From an optimization exercise on the open Yosys and OpenROAD flow, aimed at small area; shortcuts taken in it are not production practice.
Only simulation tests tie the RTL to the original design; equivalence was not proved.
Some runs may be left out. An edit can pass the tests and still lose a function that they never use.
The clock cells of run 4 come from the design's own scripts or RTL, not from TritonCTS.
The clock input has no modelled driver; a real chip could not lean on it and would need a root buffer or a full tree.

**Run 1: signal metal coverage by tile**

Bar = 50 um. The die is cut into 24 by 24 equal tiles; dark blue is low, red is high, scaled to the fullest tile. Values are wire area over tile area, all layers added.
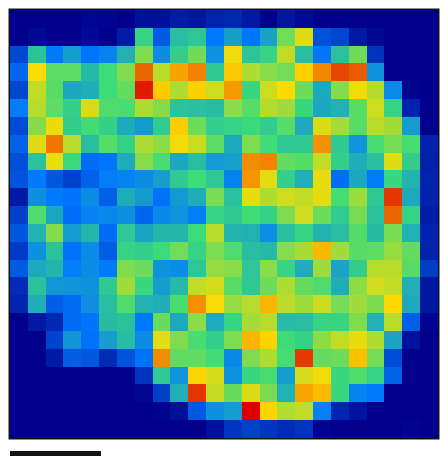
**Run 1: finished layout with every layer on**

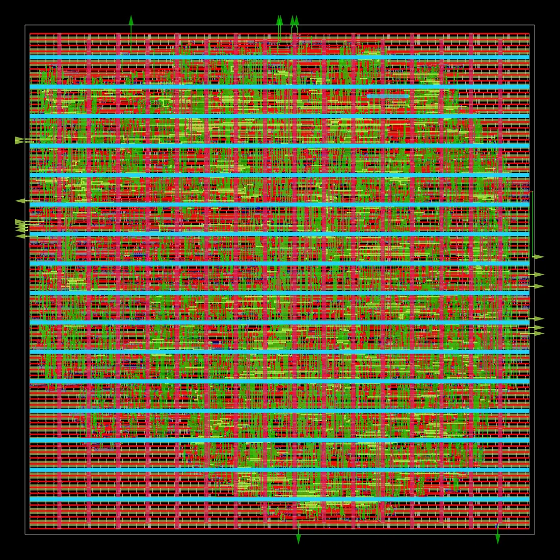
**Run 1: ports around the boundary**

Bar = 50 um. Pins as bars across the die edge, other pins in grey.
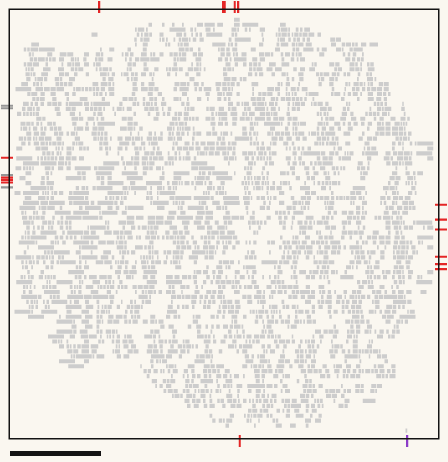
===== design/flow/config.mk =====
export PLATFORM = sky130hd
export DESIGN_NAME = t1b_ultrasonic
export DESIGN_NICKNAME = t1b_ultrasonic
export VERILOG_FILES = /design/flow/design.v
export SDC_FILE = /design/flow/constraint.sdc
export NUM_CORES = 4
export LEC_CHECK = 0
export CAP_MARGIN = 20
export CORE_MARGIN = 2
export CORE_UTILIZATION = 40
export SLEW_MARGIN = 20

===== design/flow/constraint.sdc =====
create_clock -name core_clock -period 32.0 [get_ports {clk_50M}]
set_input_delay 6.4000 -clock core_clock [delete_from_list [all_inputs] [get_ports {clk_50M}]]
set_output_delay 6.4000 -clock core_clock [all_outputs]
set_load 0.01 [all_outputs]

===== design/flow/design.v =====
module t1b_ultrasonic(
    input clk_50M, reset, echo_rx,
    output reg trig,
    output op,
    output wire [15:0] distance_out
);
    reg [15:0] distance_out_reg;
    reg        op_reg;
    assign op           = op_reg;
    assign distance_out = distance_out_reg;
    localparam IDLE      = 3'b000;
    localparam TRIG_HIGH = 3'b001;
    localparam WAIT_ECHO = 3'b010;
    localparam MEASURE   = 3'b011;
    localparam DONE      = 3'b100;
    reg [2:0] state;
    reg [31:0] counter;
    reg [31:0] echo_counter;
    localparam [31:0] TRIG_CYCLES = 32'd500;
    localparam [31:0] WAIT_TIMEOUT = 32'd1500000;  
    always @(posedge clk_50M or negedge reset) begin
        if (!reset) begin
            state            <= IDLE;
            counter          <= 32'b0;
            echo_counter     <= 32'b0;
            trig             <= 1'b0;
            op_reg           <= 1'b0;
            distance_out_reg <= 16'b0;
        end else begin
            case (state)
                IDLE: begin
						  if(counter<50) counter<=counter+32'b1;
						  else begin
						    state<=TRIG_HIGH;
							 counter<=32'b0;
                    echo_counter <= 32'b0;
							end
					 end
                TRIG_HIGH: begin
                    trig <= 1'b1;
                    if(counter<500)counter <= counter + 1'b1;
						  else begin
								echo_counter<=32'b0;
								trig<=1'b0;
								counter<=32'b0;
								state<=WAIT_ECHO;
						  end
                end
                WAIT_ECHO: begin
                    trig <= 1'b0;
                    if (counter<600052) begin
								counter <= counter + 1'b1;
								if (echo_rx)
                        echo_counter <= echo_counter + 1'b1;
								else if(!echo_rx)
									distance_out_reg<=echo_counter*34/10000;
								end
							else begin
								state<=TRIG_HIGH;
								counter<=32'b0;
						  end
                end  
                default: begin
                    trig <= 1'b0;
                end
            endcase
        end
    end
endmodule

===== design/flow/run.sh =====
#!/bin/bash
# synth_recipe.tcl (not shown) runs the flow's synth.tcl, then flattens the netlist and writes it again
# the make line also repeats each setting of config.mk as NAME=value (left out here)
make -C /OpenROAD-flow-scripts/flow DESIGN_CONFIG=/design/flow/config.mk WORK_HOME=/design/flow/orfs CLKGATE_MAP_FILE= SYNTH_SCRIPT=/design/flow/synth_recipe.tcl finish

==> run_results.csv, run 1 <==
group,metric,value,unit
yosys,synth_top_family_by_area,"compound AO/OA/AOI/OAI gates",
outcome,outcome,"timing/DRC/antenna clean",
timing,fmax,32.8,MHz
cells_and_area,multi_input_comb_area,18600,um2
timing,tns,0,ps
drt,wl_per_cell,22.0,um
cells_and_area,clkbuf_count,9,
floorplan,core_area,52700,um2
clock_network,clockBufferDepth,2,
grt,grt_pass1_wl,128000,um
yosys,synth_top_cell_by_area,"dfrtp_1",
clock_network,clk_latency,390,ps
setup_path,arrival,30730,ps
placed_design,post-place-ws,463,ps
setup_path,crit_buf_inv,3,
placed_design,place_area,22100,um2
flow_run,max_cap_viol_count,0,
timing,fin_crit_sh,95.2,%
cells_and_area,fin_nets,3060,
yosys,synthArstFlopShare,100,%
placed_design,gp_congestion,0.981,
drt,routed_via_density,6.78,
drt,detail-route-antenna-nets,0,
timing,max_slew_margin,26.0,%
timing,maxSlewViolCount,0,
yosys,synth_fa_ha_area_share,3.59,%
cells_and_area,sh_seq_area,9.04,%
Back to the opening pictures, 'signal metal coverage by tile':
mean over tiles	0.24
tiles over half the peak	35%
nearly empty tiles	17%
fullest tile	0.63
emptiest ninth of the die	lower left

Back to the opening pictures, 'finished layout with every layer on':
Die W: 235 um
Die Height: 235 um
I/O Pins: 21
design area: 22,700 um2
DRT Wirelength: 81,300 um

Back to the opening pictures, 'ports around the boundary':
colour	port	pins	direction	edge
red	distance_out	16	output	6 right, 5 top, 4 left, 1 bottom
purple	op	1	output	bottom
all pins by edge	8 left, 6 right, 5 top, 2 bottom

==> run 1: how the worst max path moves through the flow <==
stage | slack, ps | endpoint | startpoint | depth (start not counted)
floorplan | 7490 | distance_out_reg[0] | echo_counter[1] | 93
global placement | 1110 | distance_out_reg[0] | echo_counter[5] | 79
detailed placement | 460 | distance_out_reg[0] | echo_counter[5] | 79
CTS | 400 | distance_out_reg[0] | echo_counter[5] | 79
global route | -40 | distance_out_reg[0] | echo_counter[6] | 83
finish | 1530 | distance_out_reg[0] | echo_counter[1] | 81
==> run 1: routing by layer <==
metal | GRT usage, % | vias to the layer above | part of all wire (%)
li1 | - | 11700 | -
met5 | 0 | - | 0.021
met2 | 45.1 | 1148 | 45
met4 | 8.02 | 2 | 2.9
met3 | 3.01 | 171 | 6.6
met1 | 39.1 | 12000 | 46
==> run 1: Yosys cell counts (41+ instances only) <==
master and instances:
o21ai_0 170, nor3_1 113, nand2_1 285, o211ai_1 41
ha_1 59, xor2_1 78, and2_1 70, clkbuf_1 78
dfrtp_1 82, nor4_1 51, nand4_1 68, nor2_1 296
a21oi_1 185, nand3_1 136, inv_1 44, xnor2_1 193
and3_1 68, nand2b_1 41, a31oi_1 41, or3_1 52
**Run 1: the clock network**

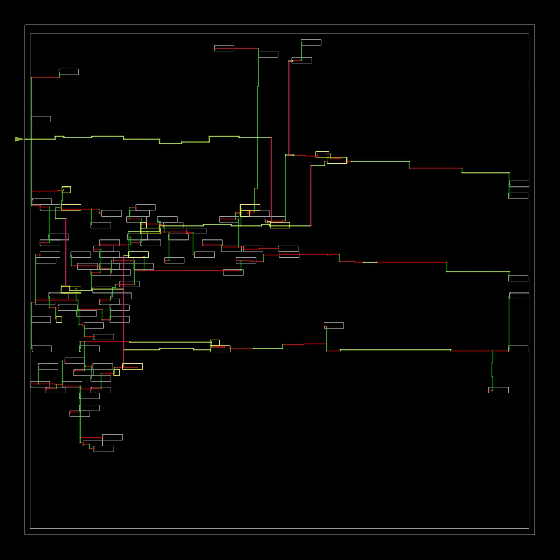

==> inputs of run 2 (changes only) <==
==> design/flow/design.v (replaced) <==
module t1b_ultrasonic(
    input clk_50M, reset, echo_rx,
    output reg trig,
    output op,
    output wire [15:0] distance_out
);
    reg [19:0] t;         
    reg        w;         
    reg [10:0] dreg;
    reg [10:0] q;         
    reg [8:0]  j;         
    reg [4:0]  k;         
    assign op = 1'b0;
    assign distance_out = {5'b0, dreg};
    wire t_end  = (t == 20'h277f3);                       
    wire t_trig = ~t[0] & ~t[4] & t[14] & t[16];   
    wire t_lis  = ~t[0] & t[1] & ~t[6] & ~t[8] & t[9] & ~t[17] & ~t[19];   
    wire t_fb   = ~(t[19] ^ t[2]);
    wire [19:0] t_next = {t[18:0], t_fb} ^ ({19'b0, t_end} << 6);
    always @(posedge clk_50M or negedge reset) begin
        if (!reset) begin
            t    <= 20'h19400;
            trig <= 1'b0;
            w    <= 1'b0;
        end else begin
            t    <= t_next;
            trig <= trig ? ~t_lis : (t_trig & ~w);
            w    <= w ? ~t_end : (trig & t_lis);
        end
    end
    wire en    = w & echo_rx;
    wire j_end = (j == 9'h02e);
    wire k_end = (k == 5'h17);
    wire lng   = k_end | (k == 5'h12);    
    wire j_fb  = ~(j[8] ^ j[4]);
    wire k_fb  = ~(k[4] ^ k[2]);
    always @(posedge clk_50M) begin
        if (trig) begin
            j <= {j[7:0], 1'b0};
            k <= {k[3:0], 1'b0};
            q <= 11'd0;
        end else if (en) begin
            if (j_end) begin
                j <= {8'b0, ~lng};
                k <= k_end ? 5'd0 : {k[3:0], k_fb};
                q <= q + 11'd1;
            end else begin
                j <= {j[7:0], j_fb};
            end
        end
    end
    always @(posedge clk_50M or negedge reset) begin
        if (!reset)
            dreg <= 11'd0;
        else if (w & ~echo_rx)
            dreg <= q;
    end
endmodule
--- a/design/flow/config.mk
+++ b/design/flow/config.mk
@@ -8,4 +8,7 @@
 export CAP_MARGIN = 20
 export CORE_MARGIN = 2
 export CORE_UTILIZATION = 40
+export CTS_BUF_LIST = sky130_fd_sc_hd__clkbuf_8 sky130_fd_sc_hd__clkbuf_16
+export CTS_CLUSTER_DIAMETER = 300
+export CTS_CLUSTER_SIZE = 64
 export SLEW_MARGIN = 20
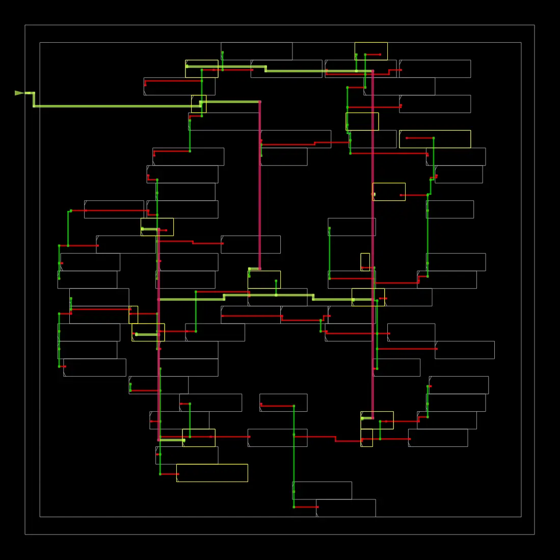
**Above:** run 2 (the clock network).
final setup skew: 6.73 ps
Num CTS Buffers: 9
Worst-Skew Late Latency: 330 ps
# clk buffers: 10
clk sinks: 58

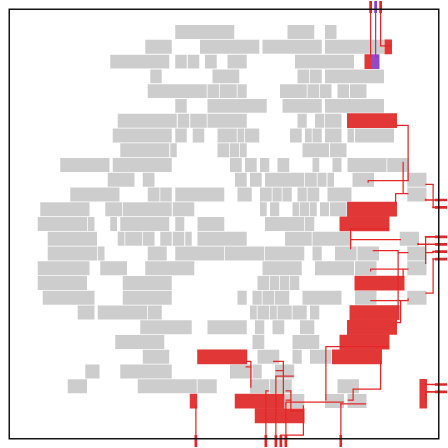
**Above:** run 2 (I/O nets highlighted).
colour	port	bits	direction	edge	end cells	buffers	wire
purple	op	1	output	top	1	0	8.80 um
red	distance_out	16	output	8 right, 6 bottom, 2 top	16	11	265 um

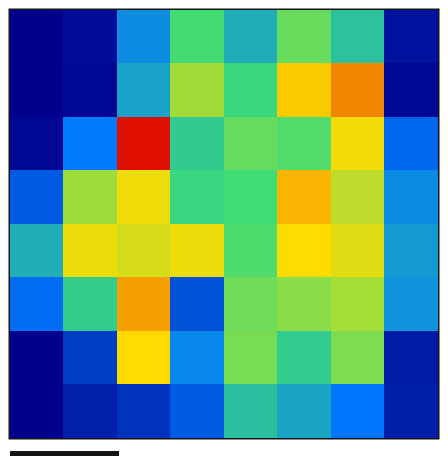
**Above:** run 2 (cell area per tile).
Bar = 20 um. The die is cut into 8 by 8 equal tiles; dark blue is low, red is high, 0 to 100% covered.
nearly empty tiles	11%
emptiest ninth of the die	upper left
tiles over 75% full	11%
mean over tiles	41%

==> run 2 against run 1 <==
Effect of this change: final area decreased by 88%; core utilization increased by 5.3 points; synthesized area decreased by 90%; first-iteration DRC count decreased by 96%; routed wire length decreased by 95%; worst setup slack improved by 22000 ps; flip-flop and latch count decreased by 24; critical endpoint is now trig; sequential share of layout area increased by 46 points.
==> run_results.csv, run 2 <==
group,metric,value,unit
cells_and_area,final_area,2650,um2
drt,wirelength,3850,um
min_path,hp-start,"t[15]",
cells_and_area,largest_register_ff_count,20,
yosys,synthArstFlopShare,56.9,%
floorplan,core_area,5470,um2
timing,fin_crit_sh,25.4,%
cells_and_area,multi_input_comb_area,741,um2
drt,drt_iter0_drc,105,
setup_path,crit_end,"trig",
clock_network,htree_levels,3,
outcome,outcome,"timing/DRC/antenna clean",
setup_path,cp_slowest_stage_delay,750,ps
floorplan,ios,21,
grt,grt_pass1_wl,6600,um
flow_run,max_cap_viol_count,0,
placed_design,gp_congestion,0.746,
timing,holdWs,372,ps
timing,setup_ws,23860,ps
timing,maxSlewViolCount,0,
yosys,synth.most_common_cell,"dfrtp_1",
placed_design,place_area,2430,um2
yosys,yosys-top-cells-count,"dfrtp_1, a21oi_1, dfxtp_1",
setup_path,cp_num_cells,1,
setup_path,worstReg2RegStart,"j[7]",
yosys,synth_top_cell_by_area,"dfrtp_1",
setup_path,arrival,1740,ps
setup_path,startpoint,"trig",
timing,tns,0,ps
drt,wl_per_cell,14.0,um
drt,detail-route-antenna-nets,0,
clock_network,clockBufferDepth,2,
cells_and_area,fin_nets,202,
floorplan,die_h,78.9,um
setup_path,crit_buf_inv,1,
==> run 2: cell count changes in the layout (fill, tap and decap cells not counted), sizes merged, moves of 62 or more <==
cell / delta
a21oi: -182
and2: -70
and3: -67
buf: -62
nand2: -276
nand3: -135
nand4: -64
nor2: -294
nor3: -120
o21ai: -201
xnor2: -190
xor2: -81
==> run 2: metal layers <==
layer | global-route usage, % | vias up | wire [um]
li1 | - | 677 | -
met1 | 17.3 | 721 | 1710
met2 | 21.6 | 25 | 1880
met3 | 5.11 | 10 | 158
met4 | 8.45 | 0 | 112
met5 | 0 | - | 0
==> run 2: cells by family after synthesis <==
kind of cell               after synthesis  synth area share [%]
and+or+nand+nor                         65                  17.6
DFF                                     58                  64.7
AOI/OAI and AO/OA                       24                  5.86
muxes                                   12                  6.03
buffers and inverters                   12                  3.07
xor gates and xnor gates                 5                  1.95
adders and majority gates                1                 0.558
other                                    1                 0.167
==> run 2: cell type report <==
class / count / area share, %
multi-input combinational: 113 / 28.0
clock buffer: 10 / 5.19
timing repair buffer: 15 / 5.57
sequential: 58 / 54.8
inverter: 1 / 0.142
clock inverter: 6 / 2.97
tap: 72 / 3.40
==> inputs of run 3 (changes only) <==
--- a/design/flow/config.mk
+++ b/design/flow/config.mk
@@ -8,7 +8,4 @@
 export CAP_MARGIN = 20
 export CORE_MARGIN = 2
 export CORE_UTILIZATION = 40
-export CTS_BUF_LIST = sky130_fd_sc_hd__clkbuf_8 sky130_fd_sc_hd__clkbuf_16
-export CTS_CLUSTER_DIAMETER = 300
-export CTS_CLUSTER_SIZE = 64
 export SLEW_MARGIN = 20
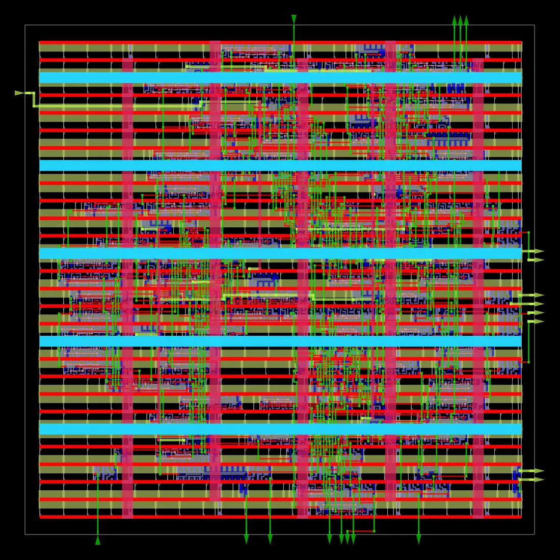
**Above:** run 3 (finished layout with every layer on).
Die Area: 6220 um2
DRT Wirelength: 3850 um
row count: 27
Final Util: 48.4%
design area: 2650 um2

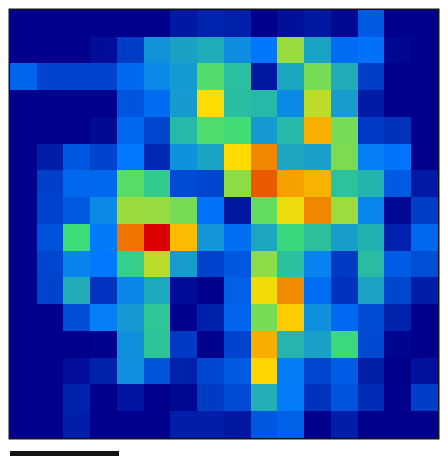
**Above:** run 3 (signal metal coverage by tile).
Bar = 20 um. The die is cut into 16 by 16 equal tiles; dark blue is low, red is high, scaled to the fullest tile. Values are wire area over tile area, all layers added.
nearly empty tiles	25%
emptiest ninth of the die	upper left
tiles over half the peak	14%

==> run 3 against run 2 <==
Effect of this change: still clean on timing, DRC and antenna; flip-flop and latch count did not move; clock skew unchanged; count of clock-buffer cells in the layout stayed put; register-to-register slack barely moved; core utilization unchanged; die area unchanged; sequential share of layout area unchanged; fmax did not move; via count unchanged; largest cell class unchanged.
==> run_results.csv, run 3 <==
group,metric,value,unit
outcome,outcome,"timing/DRC/antenna clean",
floorplan,ios,21,
timing,holdWs,372,ps
cells_and_area,largest_class,"registers",
cells_and_area,final-nonclk-buf-share,5.57,%
min_path,hp-start,"t[15]",
cells_and_area,largest_register_ff_count,20,
grt,grt_pass1_wl,6600,um
cells_and_area,signal_buffers,15,
clock_network,clk_latency,330,ps
floorplan,core_area,5470,um2
yosys,synth_top_cell_by_area,"dfrtp_1",
setup_path,cp_slowest_stage_delay,750,ps
yosys,synthArstFlopShare,56.9,%
cells_and_area,sh_seq_area,54.8,%
cells_and_area,nFlopsAndLatches,58,
drt,wl_met3,158,um
drt,highest_layer,"met4",
yosys,synth.most_common_cell,"dfrtp_1",
setup_path,worstReg2RegStart,"j[7]",
setup_path,arrival,1740,ps
flow_run,max_cap_viol_count,0,
setup_path,crit_buf_inv,1,
cells_and_area,fin_nets,202,
floorplan,die_h,78.9,um
clock_network,htree_levels,3,
cells_and_area,nNonClkInverters,1,
timing,clock_skew,6.73,ps
timing,tns,0,ps
timing,maxSlewViolCount,0,
cells_and_area,multi_input_gates,113,
cells_and_area,multi_input_comb_area,741,um2
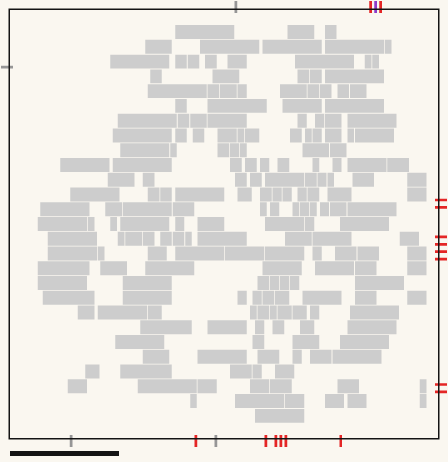
**Above:** run 3 (ports around the boundary).
Bar = 20 um. Pins as bars across the die edge, other pins in grey.
colour	port	pins	direction	edge
red	distance_out	16	output	8 right, 6 bottom, 2 top
purple	op	1	output	top
all pins by edge	8 right, 8 bottom, 4 top, 1 left

[run 3: cell counts after synthesis]
Identical to the previous run, type by type.
[run 3: per-layer routing]
metal | GRT usage [%] | vias up
li1 | - | 677
met1 | 17.3 | 721
met2 | 21.6 | 25
met3 | 5.11 | 10
met4 | 8.45 | 0
met5 | 0 | -
[run 3: cell families after synthesis]
kind of cell             synth area share, %
AND/OR/NAND/NOR                         17.6
XOR/XNOR                                1.95
multiplexers                            6.03
flip-flops                              64.7
other                                  0.167
AO/OA/AOI/OAI                           5.86
adder cells (fa/ha/maj)                0.558
buffers and inverters                   3.07
[run 3: worst max path at each step]
stage / start / to / slack [ps] / depth (start not counted)
finish: trig / trig / 23860 / 1
global route: trig / trig / 23770 / 1
CTS: trig / trig / 23840 / 1
detailed placement: echo_rx / q[3] / 23620 / 5
global placement: echo_rx / q[5] / 23670 / 5
floorplan: echo_rx / q[5] / 24270 / 5
--- run 4 (changed files replaced; the others as in run 3) ---
removed: design/flow/run.sh
==> design/flow/design.v <==
module t1b_ultrasonic(
    input clk_50M, reset, echo_rx,
    output reg trig,
    output op,
    output wire [15:0] distance_out
);
    reg [8:0]  tl;        
    reg [19:9] th;        
    wire [19:0] t = {th, tl};
    reg        w;         
    reg [10:0] dreg;
    reg [10:0] q;         
    reg [8:0]  j;         
    reg [4:0]  k;         
    assign op = 1'b0;
    assign distance_out = {5'b0, dreg};
    wire t_end  = ~t[0] & ~t[2] & ~t[3] & ~t[4] & t[5] & ~t[6] & ~t[7] & ~t[8] & ~t[9] & t[10] & t[11] & ~t[12] & ~t[14] & t[15] & ~t[16] & ~t[17] & t[18] & ~t[19];   
    wire t_trig = t[0] & t[1] & t[3] & t[7];   
    wire t_lis  = ~t[0] & ~t[1] & t[2] & ~t[5] & ~t[6] & ~t[7] & ~t[12] & ~t[17];   
    wire t_fb   = w ? ~(t[19] ^ t[2]) : ~(t[8] ^ t[4]);
    always @(posedge clk_50M or negedge reset) begin
        if (!reset) begin
            tl   <= 9'h0d0;
            trig <= 1'b0;
            w    <= 1'b0;
        end else begin
            tl   <= {tl[7:0], t_fb};
            trig <= trig ? ~t_lis : (t_trig & ~w);
            w    <= w ? ~t_end : (trig & t_lis);
        end
    end
    always @(posedge clk_50M)
        th <= t[18:8];
    wire en    = w & echo_rx;
    wire j_end = ~j[0] & j[2] & ~j[3] & ~j[4] & j[5] & j[6] & ~j[7] & j[8];    
    wire k_end = ~k[0] & ~k[2] & k[3];    
    wire lng   = k_end | (~k[1] & k[2] & ~k[3]);    
    wire inc   = en & j_end;
    wire j_fb  = ~(j[8] ^ j[3]);
    wire k_fb  = ~(k[4] ^ k[1]);
    wire [8:0] j_nx = {j[7], j[6] & ~j_end, j[5] & ~j_end, j[4], j[3], j[2] & ~j_end, j[1], j[0], ~trig & (j_end ? ~lng : j_fb)};
    wire [4:0] k_nx = {k[3] & ~k_end, k[2], k[1] & ~k_end, k[0], ~trig & ~k_end & k_fb};
    always @(posedge clk_50M) begin
        if (trig | en)
            j <= j_nx;
        if (trig | inc)
            k <= k_nx;
        q <= trig ? 11'd0 : q + {10'd0, inc};
    end
    always @(posedge clk_50M or negedge reset) begin
        if (!reset)
            dreg <= 11'd0;
        else if (w & ~echo_rx)
            dreg <= q;
    end
endmodule
==> design/flow/flow/run.sh <==
#!/bin/bash
# Layout flow: the standard synthesis and ORFS layout, with two changes:
#  - port buffers use the smallest buffer cell (buf_1) instead of the
#    resizer's default pick;
#  - the clock tree is built by cts_manual.tcl (a few clkbuf_8, each driving
#    one group of registers) instead of TritonCTS's H-tree with dummy loads.
# Each tool's output goes to its own log in this folder (and ORFS's own logs
# under orfs/logs).
set -euo pipefail
HERE=$(cd "$(dirname "$0")" && pwd)
bash standard.sh synth > synth.log 2>&1
export BUFFER_PORTS_ARGS="-buffer_cell sky130_fd_sc_hd__buf_1"
export PRE_CTS_TCL="$HERE/cts_manual.tcl"
export MY_CTS_NBUF=3
export MY_CTS_CELL=sky130_fd_sc_hd__clkbuf_8
bash standard.sh floorplan > floorplan.log 2>&1
bash standard.sh place > place.log 2>&1
bash standard.sh cts > cts.log 2>&1
bash standard.sh route > route.log 2>&1
bash standard.sh finish > finish.log 2>&1
==> design/flow/flow/cts_manual.tcl <==
# Clock tree made by hand: the clock port drives CTS_NBUF buffers of type
# CTS_CELL, and each drives the clock pins of the registers nearest to it
# (registers split into CTS_NBUF groups by x position). TritonCTS is then
# skipped. Every register's clock goes through exactly one buffer.
set nbuf $::env(MY_CTS_NBUF)
set cell $::env(MY_CTS_CELL)
set block [ord::get_db_block]
set db [ord::get_db]
set master [$db findMaster $cell]
set clknet [$block findNet clk_50M]
set sinks {}
foreach it [$clknet getITerms] {
  set inst [$it getInst]
  set bb [$inst getBBox]
  lappend sinks [list [expr {([$bb xMin] + [$bb xMax]) / 2}] [expr {([$bb yMin] + [$bb yMax]) / 2}] $it]
}
set sinks [lsort -integer -index 0 $sinks]
set n [llength $sinks]
for {set b 0} {$b < $nbuf} {incr b} {
  set lo [expr {$b * $n / $nbuf}]
  set hi [expr {($b + 1) * $n / $nbuf - 1}]
  set grp [lrange $sinks $lo $hi]
  set net [odb::dbNet_create $block "clknet_man_$b"]
  $net setSigType CLOCK
  set buf [odb::dbInst_create $block $master "clkbuf_man_$b"]
  set sx 0; set sy 0
  foreach s $grp {
    set it [lindex $s 2]
    $it disconnect
    $it connect $net
    incr sx [lindex $s 0]; incr sy [lindex $s 1]
  }
  [$buf findITerm A] connect $clknet
  [$buf findITerm X] connect $net
  set g [llength $grp]
  $buf setLocation [expr {$sx / $g}] [expr {$sy / $g}]
  $buf setPlacementStatus PLACED
  puts "manual CTS: $cell clkbuf_man_$b drives $g sinks"
}
rename clock_tree_synthesis orig_clock_tree_synthesis
proc clock_tree_synthesis {args} { puts "clock_tree_synthesis skipped (manual tree)" }
==> design/flow/standard.sh <==
#!/bin/bash
# synth_recipe.tcl (not shown) runs the flow's synth.tcl, then flattens the netlist and writes it again
# the make line also repeats each setting of config.mk as NAME=value (left out here)
make -C /OpenROAD-flow-scripts/flow DESIGN_CONFIG=/design/flow/config.mk WORK_HOME=/design/flow/orfs CLKGATE_MAP_FILE= SYNTH_SCRIPT=/design/flow/synth_recipe.tcl "${@:-finish}"
==> design/flow/config.mk <==
export PLATFORM = sky130hd
export DESIGN_NAME = t1b_ultrasonic
export DESIGN_NICKNAME = t1b_ultrasonic
export VERILOG_FILES = /design/flow/design.v
export SDC_FILE = /design/flow/constraint.sdc
export NUM_CORES = 4
export LEC_CHECK = 0
export CAP_MARGIN = 20
export CORE_MARGIN = 2
export CORE_UTILIZATION = 75
export PLACE_DENSITY = 0.9
export SLEW_MARGIN = 20
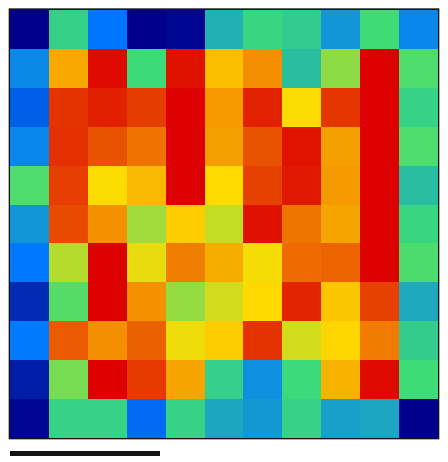
**Above:** run 4 (cell area per tile).
Bar = 20 um. The die is cut into 11 by 11 equal tiles; dark blue is low, red is high, 0 to 100% covered.
fullest tile	100%
mean over tiles	67%
tiles over 75% full	51%
nearly empty tiles	4.1%

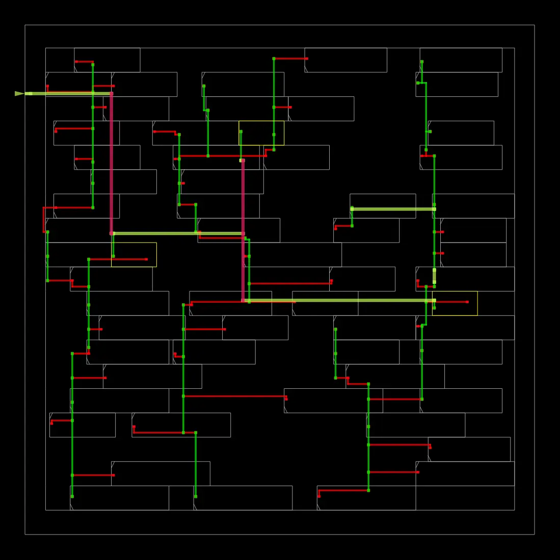
**Above:** run 4 (the clock network).
flip-flop and latch count: 58
Worst-Skew Late Latency: 160 ps
final setup skew: 9.34 ps

==> run 4 against run 3 <==
Effect of this change: clock skew grew 2.6 ps; critical path depth grew 7; worst setup slack gained 350 ps; first-iteration DRC count shrank 54%; still clean on timing, DRC and antenna; fmax grew 4.5%; sequential share of layout area grew 9.6 points; worst hold slack lost 19 ps; highest routed layer unchanged.
==> run_results.csv, run 4 <==
group,metric,value,unit
floorplan,ios,21,
yosys,synthesis.area,2100,um2
yosys,synth.most_common_cell,"dfxtp_1",
yosys,post_synth_and_or_nand_nor_area_fraction,15.1,%
timing,maxSlewViolCount,0,
setup_path,rrSetupSlack,29550,ps
timing,hold_viol,0,
grt,grt_pass1_wl,5900,um
yosys,synthMuxAreaShare,5.35,%
min_path,hp-class,"reg -> reg",
grt,use_met3,2.27,%
setup_path,cp_max_fo,5,
grt,grt_busiest_layer,"met2",
cells_and_area,final_util,81.2,%
yosys,synth_top_family_by_area,"simple AND/OR/NAND/NOR gates",
floorplan,core_area,2710,um2
placed_design,port_buffers,14,
floorplan,start_util,77.7,%
floorplan,std_cell_rows,19,
floorplan,dieArea,3250,um2
cells_and_area,final_area,2200,um2
floorplan,die_h,57.0,um
yosys,synth_top_cell_by_area,"dfrtp_1",
yosys,synthArstFlopShare,37.9,%
grt,antenna_found_initial,0,
yosys,synth_compound_gate_area_share,4.76,%
timing,fin_crit_sh,24.3,%
drt,wirelength,3350,um
timing,tns,0,ps
grt,grt_util_met1,31.6,%
grt,use_met2,40.6,%
cells_and_area,final_common_cell,"dfxtp_1",
setup_path,arrival,7850,ps
timing,holdWs,354,ps
drt,vias,1218,
flow_run,max_cap_viol_count,0,
yosys,synth_fa_ha_area_share,1.19,%
outcome,outcome,"timing/DRC/antenna clean",
cells_and_area,fin_nets,178,
yosys,synth_cell_type_count,37,
yosys,synthXorXnorAreaFrac,2.91,%
grt,grt_pass1_vias,1222,
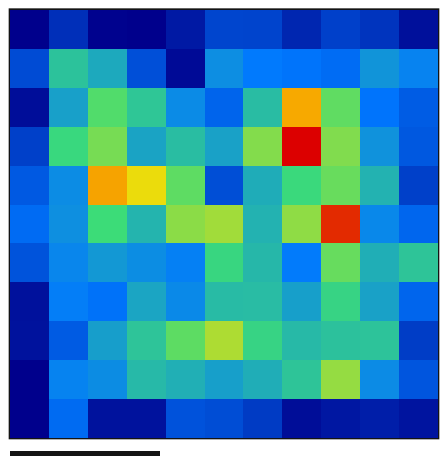
**Above:** run 4 (signal metal coverage by tile).
Bar = 20 um. The die is cut into 11 by 11 equal tiles; dark blue is low, red is high, scaled to the fullest tile. Values are wire area over tile area, all layers added.
tiles over half the peak	16%
emptiest ninth of the die	lower left
fullest tile	0.51
nearly empty tiles	4.1%
mean over tiles	0.16

run 4: cell families after synthesis:
kind of cell,Yosys count
AOI/OAI and AO/OA,17
xor gates and xnor gates,7
adders and majority gates,2
buffers and inverters,12
DFF,58
muxes,10
other,1
and+or+nand+nor,51
run 4: layout make-up:
type                       instances  area, um2  share of cell area, %
sequential                        58       1420                   64.3
timing repair buffer              14       53.8                   2.45
tap                               31       38.8                   1.76
buffer                             3       41.3                   1.88
multi-input combinational         93        639                   29.1
inverter                           3       11.3                  0.512
run 4: path summary, 6_finish.rpt:
check | start | to
setup / recovery | echo_rx | q[10]
hold / removal | th[11] | th[12]
setup reg to reg | j[3] | q[10]
hold reg to reg | th[11] | th[12]
max in group asynchronous | reset | tl[4]
min in group asynchronous | reset | tl[1]
run 4: metal layers:
metal  part of all wire (%)  vias to the layer above
li1                       -                      577
met1                     44                      595
met2                     51                       39
met3                    4.1                        7
met4                    1.6                        0
met5                      0                        -
run 4: critical path, stage by stage:
cell and delay (ps):
buf_1 80, nand2_1 80, nor2_1 120, ha_1 190, ha_1 220, inv_1 100, nor4_1 290, mux2_2 370

## separate check: timing with driven ports
No port has a modelled driver above. Below, the same layouts with a new extraction and two added sets of constraints.
Step 1 assumes that a clkbuf_16 drives the clock port and a buf_2 every other input.
Step 2 moves the port delays by t, midway between the first and last clock arrival at a register: inputs arrive t later, outputs are due t later. That takes back most of the time a late clock gives input paths.
a / b / c = ideal / step 1 / step 2; a / b = the first two.
run | t, ns | setup slack, ns | worst hold slack (ns) | slew at the worst register clock pin (ns) | worst data-port slew with drivers (ns)
run 1 | 0.431 | 1.530 / 1.530 / 1.530 | 0.485 / 0.485 / 0.485 | 0.10 / 0.10 | 0.03
run 2 | 0.355 | 23.863 / 23.837 / 23.574 | 0.372 / 0.372 / 0.372 | 0.07 / 0.07 | 0.03
run 3 | 0.355 | 23.863 / 23.837 / 23.574 | 0.372 / 0.372 / 0.372 | 0.07 / 0.07 | 0.03
run 4 | 0.201 | 24.217 / 24.237 / 24.036 | 0.354 / 0.354 / 0.354 | 0.11 / 0.11 | 0.03
After both steps every run listed still meets setup and hold.
